This is an optimization exercise on Yosys and OpenROAD, whose aim is small area, not a production implementation.
Function was checked by simulation only, so behaviour that the tests miss may differ from the original.
Not every run is shown, and edits may drop behaviour that the tests do not exercise.
The clock port is modelled as an ideal driver; clocking choices that lean on that would not hold on a real chip.
Power is estimated from default activity; no workload was simulated.

## flow/design.v in outline (module list and top-level ports)
// module MULTI_32bit: 2246 lines
// module nrm: 37 lines
// module aoi222_cell: 5 lines
// module fa_cell: 6 lines
// module ha_cell: 6 lines
// module bsel: 7 lines
// module aoi22_cell: 5 lines
// module bsel1: 5 lines
// module bsel_pos: 5 lines
// module xnor_cell: 5 lines
// module xor_cell: 5 lines
// module or_cell: 5 lines
// module and_cell: 5 lines
// module nor_cell: 5 lines
module MULTI_32bit(clk, rst, A, B, F);
  // ...
==> flow/flow/run.sh <==
#!/bin/bash
# Own layout flow: the standard ORFS flow (standard.sh, unchanged synthesis) with
#  - port buffers of a small buffer cell instead of the default delay buffer,
#  - every combinational cell set to its smallest drive strength after floorplan,
#    so that the later repair steps only upsize what timing, slew and load need.
set -euo pipefail
W=$(pwd)
export POST_FLOORPLAN_TCL=$W/flow/downsize.tcl
if [[ -f $W/flow/port_buffer ]]; then
  export BUFFER_PORTS_ARGS="-buffer_cell $(cat $W/flow/port_buffer)"
fi
if [[ -f $W/flow/recover.tcl ]]; then
  export POST_CTS_TCL=$W/flow/recover.tcl
fi
if [[ -f $W/flow/cts_args ]]; then
  export CTS_ARGS="$(cat $W/flow/cts_args)"
fi
bash standard.sh > $W/standard_flow.log 2>&1
==> flow/flow/cts_args <==
-sink_clustering_enable -repair_clock_nets -dont_use_dummy_load -buf_list {sky130_fd_sc_hd__clkbuf_4 sky130_fd_sc_hd__clkbuf_8}
==> flow/flow/downsize.tcl <==
# Generated table: each combinational cell -> the smallest-area cell with the same footprint and function.
set downsize_map [dict create \
  sky130_fd_sc_hd__a2111o_2 sky130_fd_sc_hd__a2111o_1 \
  sky130_fd_sc_hd__a2111o_4 sky130_fd_sc_hd__a2111o_1 \
  sky130_fd_sc_hd__a2111oi_1 sky130_fd_sc_hd__a2111oi_0 \
  sky130_fd_sc_hd__a2111oi_2 sky130_fd_sc_hd__a2111oi_0 \
  sky130_fd_sc_hd__a2111oi_4 sky130_fd_sc_hd__a2111oi_0 \
  sky130_fd_sc_hd__a211o_2 sky130_fd_sc_hd__a211o_1 \
  sky130_fd_sc_hd__a211o_4 sky130_fd_sc_hd__a211o_1 \
  sky130_fd_sc_hd__a211oi_2 sky130_fd_sc_hd__a211oi_1 \
  sky130_fd_sc_hd__a211oi_4 sky130_fd_sc_hd__a211oi_1 \
  sky130_fd_sc_hd__a21bo_4 sky130_fd_sc_hd__a21bo_1 \
  sky130_fd_sc_hd__a21boi_2 sky130_fd_sc_hd__a21boi_0 \
  sky130_fd_sc_hd__a21boi_4 sky130_fd_sc_hd__a21boi_0 \
  sky130_fd_sc_hd__a21o_2 sky130_fd_sc_hd__a21o_1 \
  sky130_fd_sc_hd__a21o_4 sky130_fd_sc_hd__a21o_1 \
  sky130_fd_sc_hd__a21oi_2 sky130_fd_sc_hd__a21oi_1 \
  sky130_fd_sc_hd__a21oi_4 sky130_fd_sc_hd__a21oi_1 \
  sky130_fd_sc_hd__a221o_2 sky130_fd_sc_hd__a221o_1 \
  sky130_fd_sc_hd__a221o_4 sky130_fd_sc_hd__a221o_1 \
  sky130_fd_sc_hd__a221oi_2 sky130_fd_sc_hd__a221oi_1 \
  sky130_fd_sc_hd__a221oi_4 sky130_fd_sc_hd__a221oi_1 \
  sky130_fd_sc_hd__a22o_2 sky130_fd_sc_hd__a22o_1 \
  sky130_fd_sc_hd__a22o_4 sky130_fd_sc_hd__a22o_1 \
  sky130_fd_sc_hd__a22oi_2 sky130_fd_sc_hd__a22oi_1 \
  sky130_fd_sc_hd__a22oi_4 sky130_fd_sc_hd__a22oi_1 \
  sky130_fd_sc_hd__a2bb2o_2 sky130_fd_sc_hd__a2bb2o_1 \
  sky130_fd_sc_hd__a2bb2o_4 sky130_fd_sc_hd__a2bb2o_1 \
  sky130_fd_sc_hd__a2bb2oi_2 sky130_fd_sc_hd__a2bb2oi_1 \
  sky130_fd_sc_hd__a2bb2oi_4 sky130_fd_sc_hd__a2bb2oi_1 \
  sky130_fd_sc_hd__a311o_2 sky130_fd_sc_hd__a311o_1 \
  sky130_fd_sc_hd__a311o_4 sky130_fd_sc_hd__a311o_1 \
  sky130_fd_sc_hd__a311oi_2 sky130_fd_sc_hd__a311oi_1 \
  sky130_fd_sc_hd__a311oi_4 sky130_fd_sc_hd__a311oi_1 \
  sky130_fd_sc_hd__a31o_4 sky130_fd_sc_hd__a31o_1 \
  sky130_fd_sc_hd__a31oi_2 sky130_fd_sc_hd__a31oi_1 \
  sky130_fd_sc_hd__a31oi_4 sky130_fd_sc_hd__a31oi_1 \
  sky130_fd_sc_hd__a32o_2 sky130_fd_sc_hd__a32o_1 \
  sky130_fd_sc_hd__a32o_4 sky130_fd_sc_hd__a32o_1 \
  sky130_fd_sc_hd__a32oi_2 sky130_fd_sc_hd__a32oi_1 \
  sky130_fd_sc_hd__a32oi_4 sky130_fd_sc_hd__a32oi_1 \
  sky130_fd_sc_hd__a41o_2 sky130_fd_sc_hd__a41o_1 \
  sky130_fd_sc_hd__a41o_4 sky130_fd_sc_hd__a41o_1 \
  sky130_fd_sc_hd__a41oi_2 sky130_fd_sc_hd__a41oi_1 \
  sky130_fd_sc_hd__a41oi_4 sky130_fd_sc_hd__a41oi_1 \
  sky130_fd_sc_hd__and2_2 sky130_fd_sc_hd__and2_0 \
  sky130_fd_sc_hd__and2_4 sky130_fd_sc_hd__and2_0 \
  sky130_fd_sc_hd__and2b_2 sky130_fd_sc_hd__and2b_1 \
  sky130_fd_sc_hd__and2b_4 sky130_fd_sc_hd__and2b_1 \
  sky130_fd_sc_hd__and3_2 sky130_fd_sc_hd__and3_1 \
  sky130_fd_sc_hd__and3_4 sky130_fd_sc_hd__and3_1 \
  sky130_fd_sc_hd__and3b_2 sky130_fd_sc_hd__and3b_1 \
  sky130_fd_sc_hd__and3b_4 sky130_fd_sc_hd__and3b_1 \
  sky130_fd_sc_hd__and4_2 sky130_fd_sc_hd__and4_1 \
  sky130_fd_sc_hd__and4_4 sky130_fd_sc_hd__and4_1 \
  sky130_fd_sc_hd__and4b_2 sky130_fd_sc_hd__and4b_1 \
  sky130_fd_sc_hd__and4b_4 sky130_fd_sc_hd__and4b_1 \
  sky130_fd_sc_hd__and4bb_4 sky130_fd_sc_hd__and4bb_1 \
  sky130_fd_sc_hd__buf_12 sky130_fd_sc_hd__buf_1 \
  sky130_fd_sc_hd__buf_16 sky130_fd_sc_hd__buf_1 \
  sky130_fd_sc_hd__buf_2 sky130_fd_sc_hd__buf_1 \
  sky130_fd_sc_hd__buf_4 sky130_fd_sc_hd__buf_1 \
  sky130_fd_sc_hd__buf_6 sky130_fd_sc_hd__buf_1 \
  sky130_fd_sc_hd__buf_8 sky130_fd_sc_hd__buf_1 \
  sky130_fd_sc_hd__bufbuf_16 sky130_fd_sc_hd__buf_1 \
  sky130_fd_sc_hd__bufbuf_8 sky130_fd_sc_hd__buf_1 \
  sky130_fd_sc_hd__bufinv_16 sky130_fd_sc_hd__inv_1 \
  sky130_fd_sc_hd__bufinv_8 sky130_fd_sc_hd__inv_1 \
  sky130_fd_sc_hd__clkbuf_16 sky130_fd_sc_hd__clkbuf_1 \
  sky130_fd_sc_hd__clkbuf_2 sky130_fd_sc_hd__clkbuf_1 \
  sky130_fd_sc_hd__clkbuf_4 sky130_fd_sc_hd__clkbuf_1 \
  sky130_fd_sc_hd__clkbuf_8 sky130_fd_sc_hd__clkbuf_1 \
  sky130_fd_sc_hd__clkinv_16 sky130_fd_sc_hd__clkinv_1 \
  sky130_fd_sc_hd__clkinv_2 sky130_fd_sc_hd__clkinv_1 \
  sky130_fd_sc_hd__clkinv_4 sky130_fd_sc_hd__clkinv_1 \
  sky130_fd_sc_hd__clkinv_8 sky130_fd_sc_hd__clkinv_1 \
  sky130_fd_sc_hd__clkinvlp_2 sky130_fd_sc_hd__inv_1 \
  sky130_fd_sc_hd__clkinvlp_4 sky130_fd_sc_hd__inv_1 \
  sky130_fd_sc_hd__ebufn_2 sky130_fd_sc_hd__ebufn_1 \
  sky130_fd_sc_hd__ebufn_4 sky130_fd_sc_hd__ebufn_1 \
  sky130_fd_sc_hd__ebufn_8 sky130_fd_sc_hd__ebufn_1 \
  sky130_fd_sc_hd__einvn_1 sky130_fd_sc_hd__einvn_0 \
  sky130_fd_sc_hd__einvn_2 sky130_fd_sc_hd__einvn_0 \
  sky130_fd_sc_hd__einvn_4 sky130_fd_sc_hd__einvn_0 \
  sky130_fd_sc_hd__einvn_8 sky130_fd_sc_hd__einvn_0 \
  sky130_fd_sc_hd__einvp_2 sky130_fd_sc_hd__einvp_1 \
  sky130_fd_sc_hd__einvp_4 sky130_fd_sc_hd__einvp_1 \
  sky130_fd_sc_hd__einvp_8 sky130_fd_sc_hd__einvp_1 \
  sky130_fd_sc_hd__fa_2 sky130_fd_sc_hd__fa_1 \
  sky130_fd_sc_hd__fa_4 sky130_fd_sc_hd__fa_1 \
  sky130_fd_sc_hd__ha_2 sky130_fd_sc_hd__ha_1 \
  sky130_fd_sc_hd__ha_4 sky130_fd_sc_hd__ha_1 \
  sky130_fd_sc_hd__inv_12 sky130_fd_sc_hd__inv_1 \
  sky130_fd_sc_hd__inv_16 sky130_fd_sc_hd__inv_1 \
  sky130_fd_sc_hd__inv_4 sky130_fd_sc_hd__inv_1 \
  sky130_fd_sc_hd__inv_6 sky130_fd_sc_hd__inv_1 \
  sky130_fd_sc_hd__inv_8 sky130_fd_sc_hd__inv_1 \
  sky130_fd_sc_hd__maj3_2 sky130_fd_sc_hd__maj3_1 \
  sky130_fd_sc_hd__maj3_4 sky130_fd_sc_hd__maj3_1 \
  sky130_fd_sc_hd__mux2_4 sky130_fd_sc_hd__mux2_1 \
  sky130_fd_sc_hd__mux2_8 sky130_fd_sc_hd__mux2_1 \
  sky130_fd_sc_hd__mux2i_2 sky130_fd_sc_hd__mux2i_1 \
  sky130_fd_sc_hd__mux2i_4 sky130_fd_sc_hd__mux2i_1 \
  sky130_fd_sc_hd__mux4_1 sky130_fd_sc_hd__mux4_2 \
  sky130_fd_sc_hd__mux4_4 sky130_fd_sc_hd__mux4_2 \
  sky130_fd_sc_hd__nand2_2 sky130_fd_sc_hd__nand2_1 \
  sky130_fd_sc_hd__nand2_4 sky130_fd_sc_hd__nand2_1 \
  sky130_fd_sc_hd__nand2_8 sky130_fd_sc_hd__nand2_1 \
  sky130_fd_sc_hd__nand2b_2 sky130_fd_sc_hd__nand2b_1 \
  sky130_fd_sc_hd__nand2b_4 sky130_fd_sc_hd__nand2b_1 \
  sky130_fd_sc_hd__nand3_2 sky130_fd_sc_hd__nand3_1 \
  sky130_fd_sc_hd__nand3_4 sky130_fd_sc_hd__nand3_1 \
  sky130_fd_sc_hd__nand3b_2 sky130_fd_sc_hd__nand3b_1 \
  sky130_fd_sc_hd__nand3b_4 sky130_fd_sc_hd__nand3b_1 \
  sky130_fd_sc_hd__nand4_2 sky130_fd_sc_hd__nand4_1 \
  sky130_fd_sc_hd__nand4_4 sky130_fd_sc_hd__nand4_1 \
  sky130_fd_sc_hd__nand4b_2 sky130_fd_sc_hd__nand4b_1 \
  sky130_fd_sc_hd__nand4b_4 sky130_fd_sc_hd__nand4b_1 \
  sky130_fd_sc_hd__nand4bb_2 sky130_fd_sc_hd__nand4bb_1 \
  sky130_fd_sc_hd__nand4bb_4 sky130_fd_sc_hd__nand4bb_1 \
  sky130_fd_sc_hd__nor2_2 sky130_fd_sc_hd__nor2_1 \
  sky130_fd_sc_hd__nor2_4 sky130_fd_sc_hd__nor2_1 \
  sky130_fd_sc_hd__nor2_8 sky130_fd_sc_hd__nor2_1 \
  sky130_fd_sc_hd__nor2b_2 sky130_fd_sc_hd__nor2b_1 \
  sky130_fd_sc_hd__nor2b_4 sky130_fd_sc_hd__nor2b_1 \
  sky130_fd_sc_hd__nor3_2 sky130_fd_sc_hd__nor3_1 \
  sky130_fd_sc_hd__nor3_4 sky130_fd_sc_hd__nor3_1 \
  sky130_fd_sc_hd__nor3b_2 sky130_fd_sc_hd__nor3b_1 \
  sky130_fd_sc_hd__nor3b_4 sky130_fd_sc_hd__nor3b_1 \
  sky130_fd_sc_hd__nor4_2 sky130_fd_sc_hd__nor4_1 \
  sky130_fd_sc_hd__nor4_4 sky130_fd_sc_hd__nor4_1 \
  sky130_fd_sc_hd__nor4b_2 sky130_fd_sc_hd__nor4b_1 \
  sky130_fd_sc_hd__nor4b_4 sky130_fd_sc_hd__nor4b_1 \
  sky130_fd_sc_hd__nor4bb_2 sky130_fd_sc_hd__nor4bb_1 \
  sky130_fd_sc_hd__nor4bb_4 sky130_fd_sc_hd__nor4bb_1 \
  sky130_fd_sc_hd__o2111a_2 sky130_fd_sc_hd__o2111a_1 \
  sky130_fd_sc_hd__o2111a_4 sky130_fd_sc_hd__o2111a_1 \
  sky130_fd_sc_hd__o2111ai_2 sky130_fd_sc_hd__o2111ai_1 \
  sky130_fd_sc_hd__o2111ai_4 sky130_fd_sc_hd__o2111ai_1 \
  sky130_fd_sc_hd__o211a_4 sky130_fd_sc_hd__o211a_1 \
  sky130_fd_sc_hd__o211ai_2 sky130_fd_sc_hd__o211ai_1 \
  sky130_fd_sc_hd__o211ai_4 sky130_fd_sc_hd__o211ai_1 \
  sky130_fd_sc_hd__o21a_2 sky130_fd_sc_hd__o21a_1 \
  sky130_fd_sc_hd__o21a_4 sky130_fd_sc_hd__o21a_1 \
  sky130_fd_sc_hd__o21ai_2 sky130_fd_sc_hd__o21ai_0 \
  sky130_fd_sc_hd__o21ai_4 sky130_fd_sc_hd__o21ai_0 \
  sky130_fd_sc_hd__o21ba_4 sky130_fd_sc_hd__o21ba_1 \
  sky130_fd_sc_hd__o21bai_2 sky130_fd_sc_hd__o21bai_1 \
  sky130_fd_sc_hd__o21bai_4 sky130_fd_sc_hd__o21bai_1 \
  sky130_fd_sc_hd__o221a_4 sky130_fd_sc_hd__o221a_1 \
  sky130_fd_sc_hd__o221ai_2 sky130_fd_sc_hd__o221ai_1 \
  sky130_fd_sc_hd__o221ai_4 sky130_fd_sc_hd__o221ai_1 \
  sky130_fd_sc_hd__o22a_2 sky130_fd_sc_hd__o22a_1 \
  sky130_fd_sc_hd__o22a_4 sky130_fd_sc_hd__o22a_1 \
  sky130_fd_sc_hd__o22ai_2 sky130_fd_sc_hd__o22ai_1 \
  sky130_fd_sc_hd__o22ai_4 sky130_fd_sc_hd__o22ai_1 \
  sky130_fd_sc_hd__o2bb2a_2 sky130_fd_sc_hd__o2bb2a_1 \
  sky130_fd_sc_hd__o2bb2a_4 sky130_fd_sc_hd__o2bb2a_1 \
  sky130_fd_sc_hd__o2bb2ai_2 sky130_fd_sc_hd__o2bb2ai_1 \
  sky130_fd_sc_hd__o2bb2ai_4 sky130_fd_sc_hd__o2bb2ai_1 \
  sky130_fd_sc_hd__o311a_2 sky130_fd_sc_hd__o311a_1 \
  sky130_fd_sc_hd__o311a_4 sky130_fd_sc_hd__o311a_1 \
  sky130_fd_sc_hd__o311ai_2 sky130_fd_sc_hd__o311ai_0 \
  sky130_fd_sc_hd__o311ai_4 sky130_fd_sc_hd__o311ai_0 \
  sky130_fd_sc_hd__o31a_2 sky130_fd_sc_hd__o31a_1 \
  sky130_fd_sc_hd__o31a_4 sky130_fd_sc_hd__o31a_1 \
  sky130_fd_sc_hd__o31ai_2 sky130_fd_sc_hd__o31ai_1 \
  sky130_fd_sc_hd__o31ai_4 sky130_fd_sc_hd__o31ai_1 \
  sky130_fd_sc_hd__o32a_2 sky130_fd_sc_hd__o32a_1 \
  sky130_fd_sc_hd__o32a_4 sky130_fd_sc_hd__o32a_1 \
  sky130_fd_sc_hd__o32ai_2 sky130_fd_sc_hd__o32ai_1 \
  sky130_fd_sc_hd__o32ai_4 sky130_fd_sc_hd__o32ai_1 \
  sky130_fd_sc_hd__o41a_2 sky130_fd_sc_hd__o41a_1 \
  sky130_fd_sc_hd__o41a_4 sky130_fd_sc_hd__o41a_1 \
  sky130_fd_sc_hd__o41ai_2 sky130_fd_sc_hd__o41ai_1 \
  sky130_fd_sc_hd__o41ai_4 sky130_fd_sc_hd__o41ai_1 \
  sky130_fd_sc_hd__or2_4 sky130_fd_sc_hd__or2_0 \
  sky130_fd_sc_hd__or2b_2 sky130_fd_sc_hd__or2b_1 \
  sky130_fd_sc_hd__or2b_4 sky130_fd_sc_hd__or2b_1 \
  sky130_fd_sc_hd__or3_2 sky130_fd_sc_hd__or3_1 \
  sky130_fd_sc_hd__or3_4 sky130_fd_sc_hd__or3_1 \
  sky130_fd_sc_hd__or3b_4 sky130_fd_sc_hd__or3b_1 \
  sky130_fd_sc_hd__or4_2 sky130_fd_sc_hd__or4_1 \
  sky130_fd_sc_hd__or4_4 sky130_fd_sc_hd__or4_1 \
  sky130_fd_sc_hd__or4b_4 sky130_fd_sc_hd__or4b_1 \
  sky130_fd_sc_hd__or4bb_2 sky130_fd_sc_hd__or4bb_1 \
  sky130_fd_sc_hd__or4bb_4 sky130_fd_sc_hd__or4bb_1 \
  sky130_fd_sc_hd__xnor2_2 sky130_fd_sc_hd__xnor2_1 \
  sky130_fd_sc_hd__xnor2_4 sky130_fd_sc_hd__xnor2_1 \
  sky130_fd_sc_hd__xnor3_2 sky130_fd_sc_hd__xnor3_1 \
  sky130_fd_sc_hd__xnor3_4 sky130_fd_sc_hd__xnor3_1 \
  sky130_fd_sc_hd__xor2_2 sky130_fd_sc_hd__xor2_1 \
  sky130_fd_sc_hd__xor2_4 sky130_fd_sc_hd__xor2_1 \
  sky130_fd_sc_hd__xor3_2 sky130_fd_sc_hd__xor3_1 \
  sky130_fd_sc_hd__xor3_4 sky130_fd_sc_hd__xor3_1 \
]
set n_down 0
set area_before 0.0
foreach inst [[ord::get_db_block] getInsts] {
  set m [[$inst getMaster] getName]
  if {[dict exists $downsize_map $m]} {
    replace_cell [$inst getName] [dict get $downsize_map $m]
    incr n_down
  }
}
puts "downsize.tcl: set $n_down instances to their smallest cell"
==> flow/flow/port_buffer <==
sky130_fd_sc_hd__buf_1
==> flow/standard.sh <==
#!/bin/bash
# synth_recipe.tcl (not shown) runs the flow's synth.tcl, then flattens the netlist and writes it again
# the make line also repeats each setting of config.mk as NAME=value (left out here)
make -C /OpenROAD-flow-scripts/flow DESIGN_CONFIG=/design/flow/config.mk WORK_HOME=/design/flow/orfs CLKGATE_MAP_FILE= SYNTH_SCRIPT=/design/flow/synth_recipe.tcl "${@:-finish}"
==> flow/config.mk <==
export PLATFORM = sky130hd
export DESIGN_NAME = MULTI_32bit
export DESIGN_NICKNAME = MULTI_32bit
export VERILOG_FILES = /design/flow/design.v
export SDC_FILE = /design/flow/constraint.sdc
export NUM_CORES = 4
export LEC_CHECK = 0
export CAP_MARGIN = 20
export CORE_MARGIN = 2
export CORE_UTILIZATION = 40
export PLACE_DENSITY = 0.5
export SLEW_MARGIN = 20
export SYNTH_HIERARCHICAL = 1
export SYNTH_MINIMUM_KEEP_SIZE = 0
==> flow/constraint.sdc <==
create_clock -name core_clock -period 8.0 [get_ports {clk}]
set_input_delay 1.6000 -clock core_clock [delete_from_list [all_inputs] [get_ports {clk}]]
set_output_delay 1.6000 -clock core_clock [all_outputs]
set_load 0.01 [all_outputs]
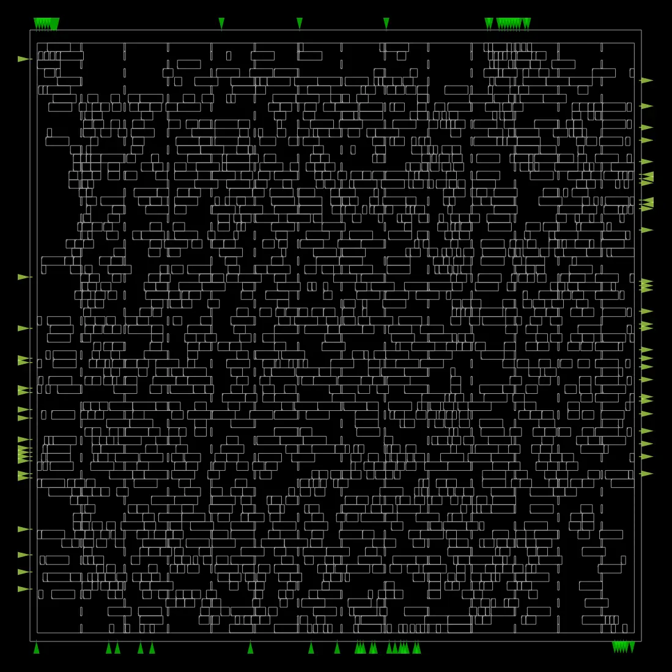
Figure 1: run 1, cell placement.
fill count: 3425
flip-flop and latch count: 142
Tap Count: 461
sequential cell area share: 0.174

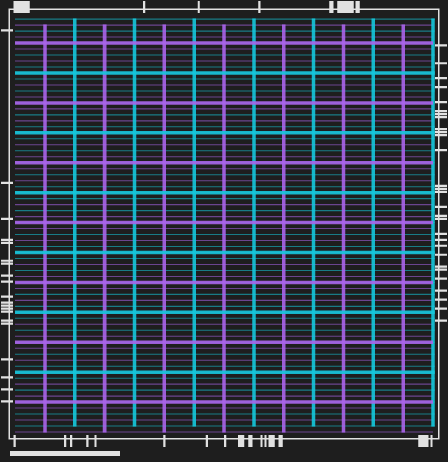
Figure 2: run 1, floorplan with the power grid.
Scale bar: 50 um. Pins as bars on the die edge.
VSS: in purple. VDD: in cyan.
98 signal pins sit on the boundary. The core has 69 rows. 13 straps on met5. 70 met1 rails follow the rows. 14 straps on met4.
CORE AREA: 35700 um^2
Die Y: 195 um
worst vdd ir: 0.383 mV
Die X: 195 um

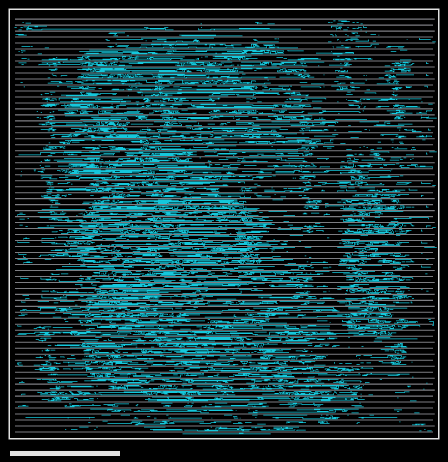
Figure 3: run 1, met1 routing.
Scale bar: 50 um. Supply wires on this layer in grey.
The wires run mostly horizontal. The longest straight run is 62.6 um. The layer holds 40% of the routed length. The layer carries 22.1 mm of wire.
met1 usage: 0.393
final WL: 54900 um
routed via count: 13800

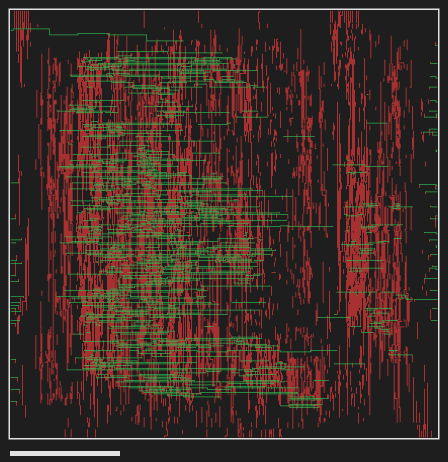
Figure 4: run 1, wiring by layer.
Scale bar: 50 um. Only two layers are drawn.
met2: in red, wire length 23.3 mm. met3: in green, wire length 7750 um.
routed len/inst: 28.0 um
GRT Util Overall: 0.288

==> summary.txt, run 1 <==
Placed design
  • Post-Place Cells: about 1900
  • Setup WS pre-CTS: roughly 540 ps
  • Post-DP HPWL: ~38000 um

Cells and area
  • Multi-input combinational area share: 0.700
  • Non-Filler Instances: slightly below 2000
  • Max-area cell class: multi-input combinational cells
  • Post-layout instance area: ~16000 um^2
  • P&R area growth vs syn: 12.6%
  • Final clock-cell share: 0.0143
  • Leading cell type in the layout, fill and taps excluded: a222oi_1

Power
  • Clock Power: approximately 0.00045 W
  • Pwr Total: slightly above 0.009 W
  • Power Density: 569 nW/um^2

Logic synthesis
  • Mean area per synthesized cell: 11.3 um^2
  • Synth Area in XOR/XNOR: 0.101
  • Post-synth EDFFs: 0
  • Commonest cells post-synth: a222oi_1 (319), fa_1 (214), dfxtp_1 (142), xor2_1 (93), xnor2_1 (74)
  • Part of the Yosys area used for sequential elements: 0.196
  • Count leader, synth: a222oi_1
  • Post-synth top flop: dfxtp_1
  • Post-synthesis adder-cell area fraction: 0.312

Timing
  • Final setup fails: 0
  • Worst Hold Slack: roughly 320 ps
  • Max Fclk: ~130 MHz
  • Clock skew: around 18 ps

Worst setup path
  • Most common cell on crit path: fa_1
  • Critical Path Max Stage Delay: around 540 ps
  • Worst Path Required: approximately 8400 ps
  • Slowest CP cell: fa_1
  • Critical path class: reg2reg
  • FF-to-FF setup slack: roughly 450 ps
  • Cells on worst reg2reg path: 26

Run status
  • Status: no timing/DRC/antenna violations

Min path
  • WHS Path Cells: 0
  • Min-delay worst type: reg2reg

Global route
  • Met2 Usage GRT: 0.427
  • Vias in the first global route: 13800
  • Grt ovf: 0
  • Initial antenna violation count: 1
  • Largest net degree at the start of global routing: 40

Floorplanning
  • I/O Pins: 98

Drt
  • Post-route DRC: 0
==> inputs of run 2 (changes only) <==
--- a/flow/config.mk
+++ b/flow/config.mk
@@ -7,7 +7,9 @@
 export LEC_CHECK = 0
 export CAP_MARGIN = 20
+export CELL_PAD_IN_SITES_DETAIL_PLACEMENT = 2
+export CELL_PAD_IN_SITES_GLOBAL_PLACEMENT = 2
 export CORE_MARGIN = 2
-export CORE_UTILIZATION = 40
-export PLACE_DENSITY = 0.5
+export CORE_UTILIZATION = 35
+export PLACE_DENSITY = 0.45
 export SLEW_MARGIN = 20
 export SYNTH_HIERARCHICAL = 1
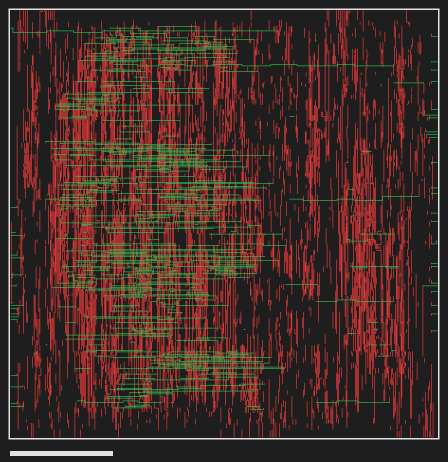
Figure 5: run 2, wiring by layer.
Scale bar: 50 um. Only two layers are drawn.
met2: in red, wire length 29.1 mm. met3: in green, wire length 7230 um.
final WL: 63800 um
routed len/inst: 31.2 um

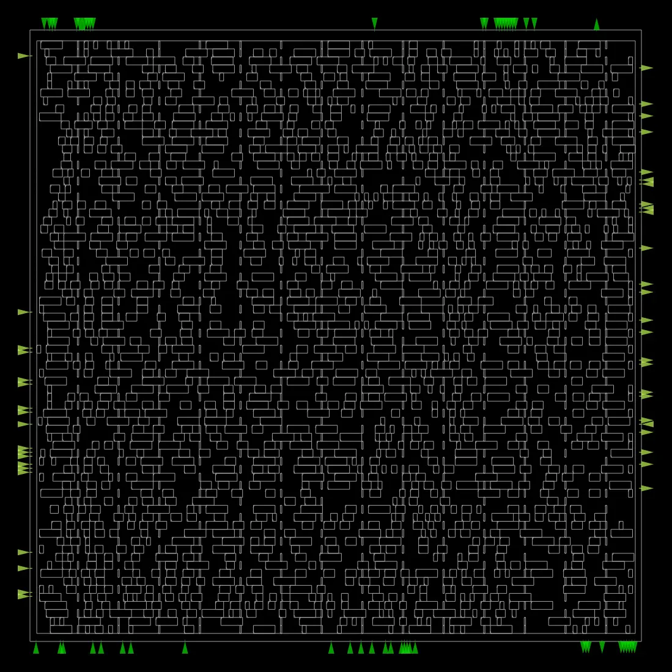
Figure 6: run 2, cell placement.
Tap Count: 532
Core Rows: 74
Core Util, Final: 0.406
Non-Filler Instances: 2043
CORE AREA: 40900 um^2

==> summary.txt, run 2 <==
Run status
  • Status: no timing/DRC/antenna violations (unchanged)

Power
  • Clock Power: 0.000458 W (was 0.000453 W)
  • Power Density: 587 nW/um^2 (was 569 nW/um^2)

Placed design
  • Setup WS pre-CTS: 278 ps (was 538 ps)
  • Post-DP HPWL: 44900 um (was 37800 um)

Logic synthesis
  • Synth Area in XOR/XNOR: 0.101 (unchanged)
  • Post-synth top flop: dfxtp_1 (unchanged)
  • Commonest cells post-synth: a222oi_1 (319), fa_1 (214), dfxtp_1 (142), xor2_1 (93), xnor2_1 (74) (unchanged)
  • Post-synthesis adder-cell area fraction: 0.312 (unchanged)
  • Part of the Yosys area used for sequential elements: 0.196 (unchanged)
  • Post-synth EDFFs: 0 (unchanged)
  • Mean area per synthesized cell: 11.3 um^2 (unchanged)

Worst setup path
  • FF-to-FF setup slack: 440 ps (was 450 ps)
  • Cells on worst reg2reg path: 24 (was 26)
  • Slowest CP cell: xor2_2 (was fa_1)
  • Critical Path Max Stage Delay: 700 ps (was 540 ps)
  • Most common cell on crit path: fa_1 (unchanged)
  • Critical path class: reg2reg (unchanged)

Floorplanning
  • Die X: 208 um (was 195 um)
  • Die Y: 208 um (was 195 um)

Cells and area
  • Multi-input combinational area share: 0.694 (was 0.700)
  • P&R area growth vs syn: 14.3% (was 12.6%)
  • Sequential cell area share: 0.171 (was 0.174)
  • Max-area cell class: multi-input combinational cells (unchanged)

Global route
  • Initial antenna violation count: 0 (was 1)
  • Met1 usage: 0.368 (was 0.393)
  • Largest net degree at the start of global routing: 40 (unchanged)
  • Met2 Usage GRT: 0.456 (was 0.427)

Timing
  • Final setup fails: 0 (unchanged)
  • Worst Hold Slack: 328 ps (was 318 ps)

Min path
  • WHS Path Cells: 0 (unchanged)

Drt
  • Post-route DRC: 0 (unchanged)
--- run 3: outline of the changes from run 2 ---
flow/design.v: 2347 -> 2288 lines; modules unchanged: 13
  MULTI_32bit: edited, 2246 -> 2172 lines
  aoi21_cell: new, 5 lines
  oai21_cell: new, 5 lines
  nand_cell: new, 5 lines
==> module oai21_cell as of run 3 <==
module oai21_cell(a, b, c, y);
  input a, b, c;
  output y;
  assign y = ~((a | b) & c);
endmodule
==> module aoi21_cell as of run 3 <==
module aoi21_cell(a, b, c, y);
  input a, b, c;
  output y;
  assign y = ~((a & b) | c);
endmodule
==> module nand_cell as of run 3 <==
module nand_cell(a, b, y);
  input a, b;
  output y;
  assign y = ~(a & b);
endmodule
--- a/flow/config.mk
+++ b/flow/config.mk
@@ -7,9 +7,7 @@
 export LEC_CHECK = 0
 export CAP_MARGIN = 20
-export CELL_PAD_IN_SITES_DETAIL_PLACEMENT = 2
-export CELL_PAD_IN_SITES_GLOBAL_PLACEMENT = 2
 export CORE_MARGIN = 2
-export CORE_UTILIZATION = 35
-export PLACE_DENSITY = 0.45
+export CORE_UTILIZATION = 40
+export PLACE_DENSITY = 0.5
 export SLEW_MARGIN = 20
 export SYNTH_HIERARCHICAL = 1
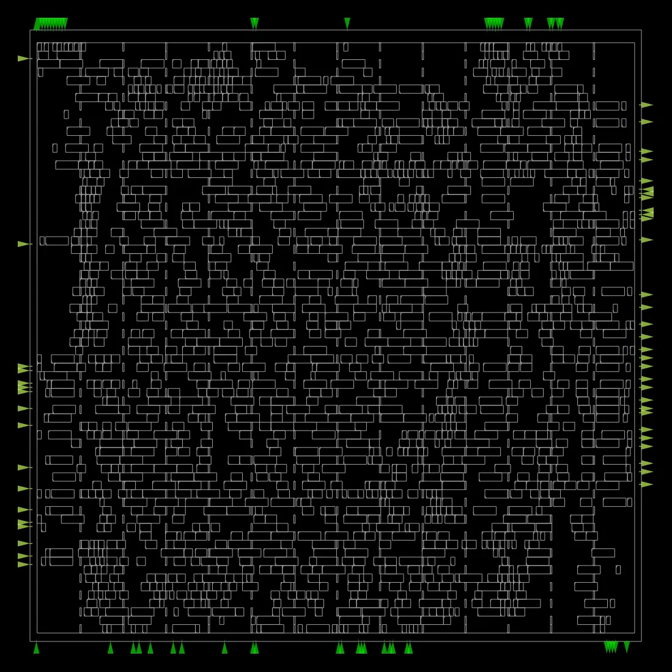
Figure 7: run 3, cell placement.
sequential cell area share: 0.173
Core Rows: 70
fill count: 3584
Tap Count: 468

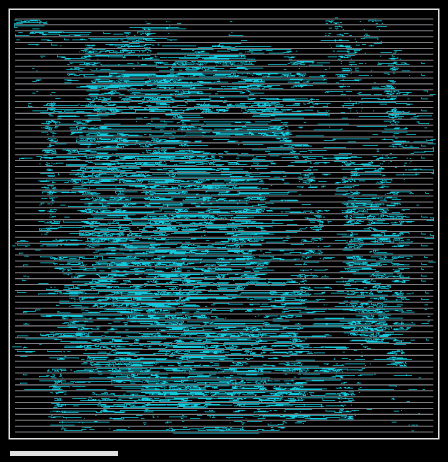
Figure 8: run 3, met1 routing.
Scale bar: 50 um. Supply wires on this layer in grey.
1733 nets have wire on it. The longest straight run is 51.1 um. The layer holds 39% of the routed length. The layer carries 21.5 mm of wire.
routed via count: 14100
final WL: 54900 um
met1 usage: 0.375

==> summary.txt, run 3 <==
Global route
  • Vias in the first global route: 14100 (was 15200)
  • Largest net degree at the start of global routing: 38 (was 40)
  • Grt ovf: 0 (unchanged)
  • Met2 Usage GRT: 0.414 (was 0.456)
  • GRT Util Overall: 0.282 (was 0.292)
  • Met3 GRT Util: 0.107 (was 0.102)
  • Top Usage Layer GRT: met2 (unchanged)

Cells and area
  • Multi-input combinational area share: 0.697 (was 0.694)
  • Post-layout instance area: 16400 um^2 (was 16600 um^2)
  • P&R area growth vs syn: 9.97% (was 14.3%)
  • Core Util, Final: 0.448 (was 0.406)
  • Non-clk bufs: 193 (was 207)
  • Final clock-cell share: 0.0142 (was 0.0141)
  • Leading cell type in the layout, fill and taps excluded: a222oi_1 (unchanged)
  • Non-Filler Instances: 2052 (was 2043)
  • Max-area cell class: multi-input combinational cells (unchanged)
  • Flip-flop and latch count: 142 (unchanged)

Logic synthesis
  • Synth Area in XOR/XNOR: 0.0973 (was 0.101)
  • Simple-gate portion of the synthesized area: 0.0860 (was 0.0833)
  • Top cells by area, synth: fa_1 (29%), a222oi_1 (21%), dfxtp_1 (19%) (was fa_1 (29%), a222oi_1 (22%), dfxtp_1 (20%))
  • Count leader, synth: a222oi_1 (unchanged)
  • Post-synth top flop: dfxtp_1 (unchanged)
  • Async SR Flop Fraction: 0 (unchanged)
  • Mean area per synthesized cell: 10.9 um^2 (was 11.3 um^2)
  • Post-synthesis adder-cell area fraction: 0.304 (was 0.312)
  • Commonest cells post-synth: a222oi_1 (319), fa_1 (214), dfxtp_1 (142), xor2_1 (113), nand2_1 (97) (was a222oi_1 (319), fa_1 (214), dfxtp_1 (142), xor2_1 (93), xnor2_1 (74))

Drt
  • Met1 wire length: 21500 um (was 25300 um)
  • Post-route DRC: 0 (unchanged)

Worst setup path
  • Critical Path Max Stage Delay: 550 ps (was 700 ps)
  • Cells on worst reg2reg path: 28 (was 24)
  • Worst Path Required: 8350 ps (was 8440 ps)
  • Crit. End Element: flop (unchanged)
  • Critical path class: reg2reg (unchanged)
  • Most common cell on crit path: o21ai_1 (was fa_1)
  • Slowest CP cell: fa_1 (was xor2_2)
  • FF-to-FF setup slack: 500 ps (was 440 ps)

Power
  • Clock Power: 0.000438 W (was 0.000458 W)
  • Worst vdd ir: 0.314 mV (was 0.380 mV)
  • Power Density: 537 nW/um^2 (was 587 nW/um^2)
  • Sequential share of power: 0.145 (was 0.132)
  • Pwr Total: 0.00882 W (was 0.00974 W)

Timing
  • Worst Hold Slack: 313 ps (was 328 ps)
  • Final setup fails: 0 (unchanged)
  • Max Fclk: 133 MHz (was 132 MHz)

Floorplanning
  • Die X: 197 um (was 208 um)
  • Die Y: 197 um (was 208 um)
  • I/O Pins: 98 (unchanged)
  • CORE AREA: 36700 um^2 (was 40900 um^2)

Run status
  • Status: no timing/DRC/antenna violations (unchanged)

Placed design
  • Setup WS pre-CTS: 456 ps (was 278 ps)
  • Post-Place Cells: 2035 (was 2026)
  • Post-DP HPWL: 37400 um (was 44900 um)

Min path
  • WHS Path Cells: 0 (unchanged)
  • Min-delay worst type: reg2reg (unchanged)
--- run 4: outline of the changes from run 3 ---
flow/design.v: 2288 -> 2212 lines; modules unchanged: 16
  MULTI_32bit: edited, 2172 -> 2096 lines
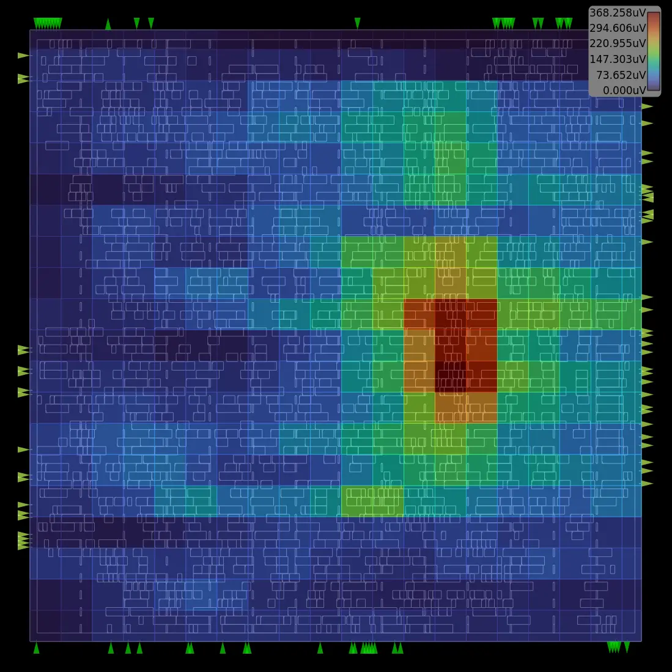
Figure 9: run 4, IR drop over the die.
P_sw: 0.00456 W
Pwr Total: 0.00881 W
Power Density: 542 nW/um^2
Internal: 0.00425 W

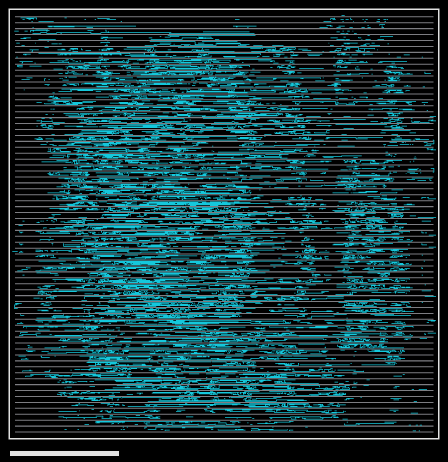
Figure 10: run 4, met1 routing.
Scale bar: 50 um. Supply wires on this layer in grey.
1692 nets have wire on it. The layer holds 39% of the routed length.

==> summary.txt, run 4 <==
Global route
  • Vias in the first global route: 13900 (was 14100)
  • Met3 GRT Util: 0.101 (was 0.107)
  • Largest net degree at the start of global routing: 38 (unchanged)
  • Initial antenna violation count: 0 (unchanged)
  • Met2 Usage GRT: 0.425 (was 0.414)

Logic synthesis
  • Mean area per synthesized cell: 11.0 um^2 (was 10.9 um^2)
  • Post-synth EDFFs: 0 (unchanged)
  • Async SR Flop Fraction: 0 (unchanged)
  • Count leader, synth: a222oi_1 (unchanged)
  • Synth Area in XOR/XNOR: 0.0984 (was 0.0973)
  • Part of the Yosys area used for sequential elements: 0.192 (was 0.190)
  • Top cells by area, synth: fa_1 (29%), a222oi_1 (22%), dfxtp_1 (19%) (was fa_1 (29%), a222oi_1 (21%), dfxtp_1 (19%))
  • Commonest cells post-synth: a222oi_1 (319), fa_1 (214), dfxtp_1 (142), xor2_1 (110), nand2_1 (90) (was a222oi_1 (319), fa_1 (214), dfxtp_1 (142), xor2_1 (113), nand2_1 (97))
  • Post-synth top flop: dfxtp_1 (unchanged)

Placed design
  • Post-DP HPWL: 37800 um (was 37400 um)
  • Setup WS pre-CTS: 372 ps (was 456 ps)
  • Post-Place Cells: 1995 (was 2035)

Drt
  • Routed len/inst: 27.2 um (was 26.7 um)
  • Post-route DRC: 0 (unchanged)
  • Met1 wire length: 21300 um (was 21500 um)
  • Routed via count: 13900 (was 14100)
  • Final WL: 54800 um (was 54900 um)

Min path
  • Min-delay worst type: reg2reg (unchanged)

Cells and area
  • Non-Filler Instances: 2012 (was 2052)
  • P&R area growth vs syn: 10.0% (was 9.97%)
  • Max-area cell class: multi-input combinational cells (unchanged)
  • Flip-flop and latch count: 142 (unchanged)
  • Multi-input combinational area share: 0.699 (was 0.697)
  • Core Util, Final: 0.445 (was 0.448)

Timing
  • Final setup fails: 0 (unchanged)
  • Worst Hold Slack: 316 ps (was 313 ps)

Run status
  • Status: no timing/DRC/antenna violations (unchanged)

Floorplanning
  • I/O Pins: 98 (unchanged)
  • Die X: 196 um (was 197 um)
  • CORE AREA: 36500 um^2 (was 36700 um^2)
  • Tap Count: 468 (unchanged)

Power
  • Sequential share of power: 0.145 (about the same)

Worst setup path
  • FF-to-FF setup slack: 640 ps (was 500 ps)
  • Slowest CP cell: xnor2_1 (was fa_1)
  • Cells on worst reg2reg path: 26 (was 28)

==> layout pictures side by side <==
IR drop over the die.
shot_01.png
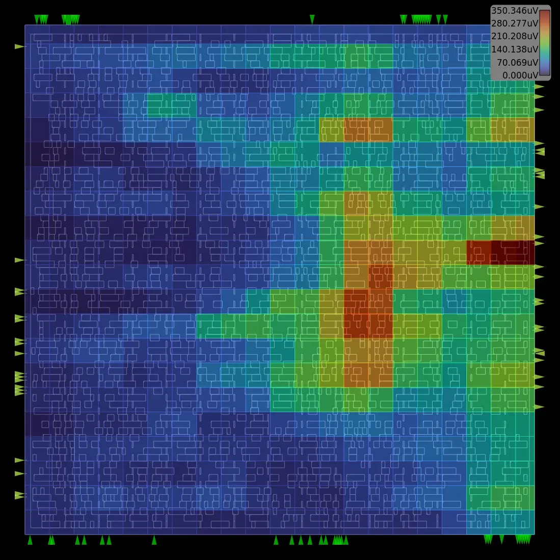
shot_02.png
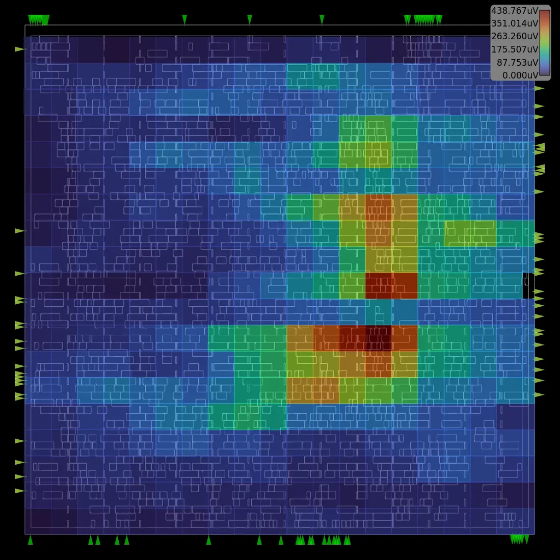
shot_01.png: run 2
shot_02.png: run 1

separate check: timing with driven ports:
The flow's constraints put no driver on any port. The routed layouts listed below were extracted and timed again, unchanged, in two steps. Step 1 sets driving cells, clkbuf_16 on the clock port and buf_2 on the other inputs (assumed; they add their load-dependent delay and slew). Step 2 moves the port delays by t, midway between the first and last clock arrival at a register: inputs arrive t later, outputs are due t later. That takes back most of the time a late clock gives input paths. a / b / c = ideal ports / drivers / drivers and shift; a / b = the first two.
run | t (ns) | setup slack, ns | hold WS [ns] | slew at the worst register clock pin (ns)
run 1 | 0.525 | 0.449 / 0.449 / 0.449 | 0.318 / 0.318 / 0.318 | 0.08 / 0.08
run 2 | 0.607 | 0.440 / 0.440 / 0.440 | 0.328 / 0.328 / 0.328 | 0.09 / 0.09
run 3 | 0.535 | 0.495 / 0.495 / 0.495 | 0.313 / 0.313 / 0.313 | 0.08 / 0.08
run 4 | 0.535 | 0.639 / 0.639 / 0.639 | 0.316 / 0.316 / 0.316 | 0.08 / 0.08
After both steps setup and hold are still met in every run listed.
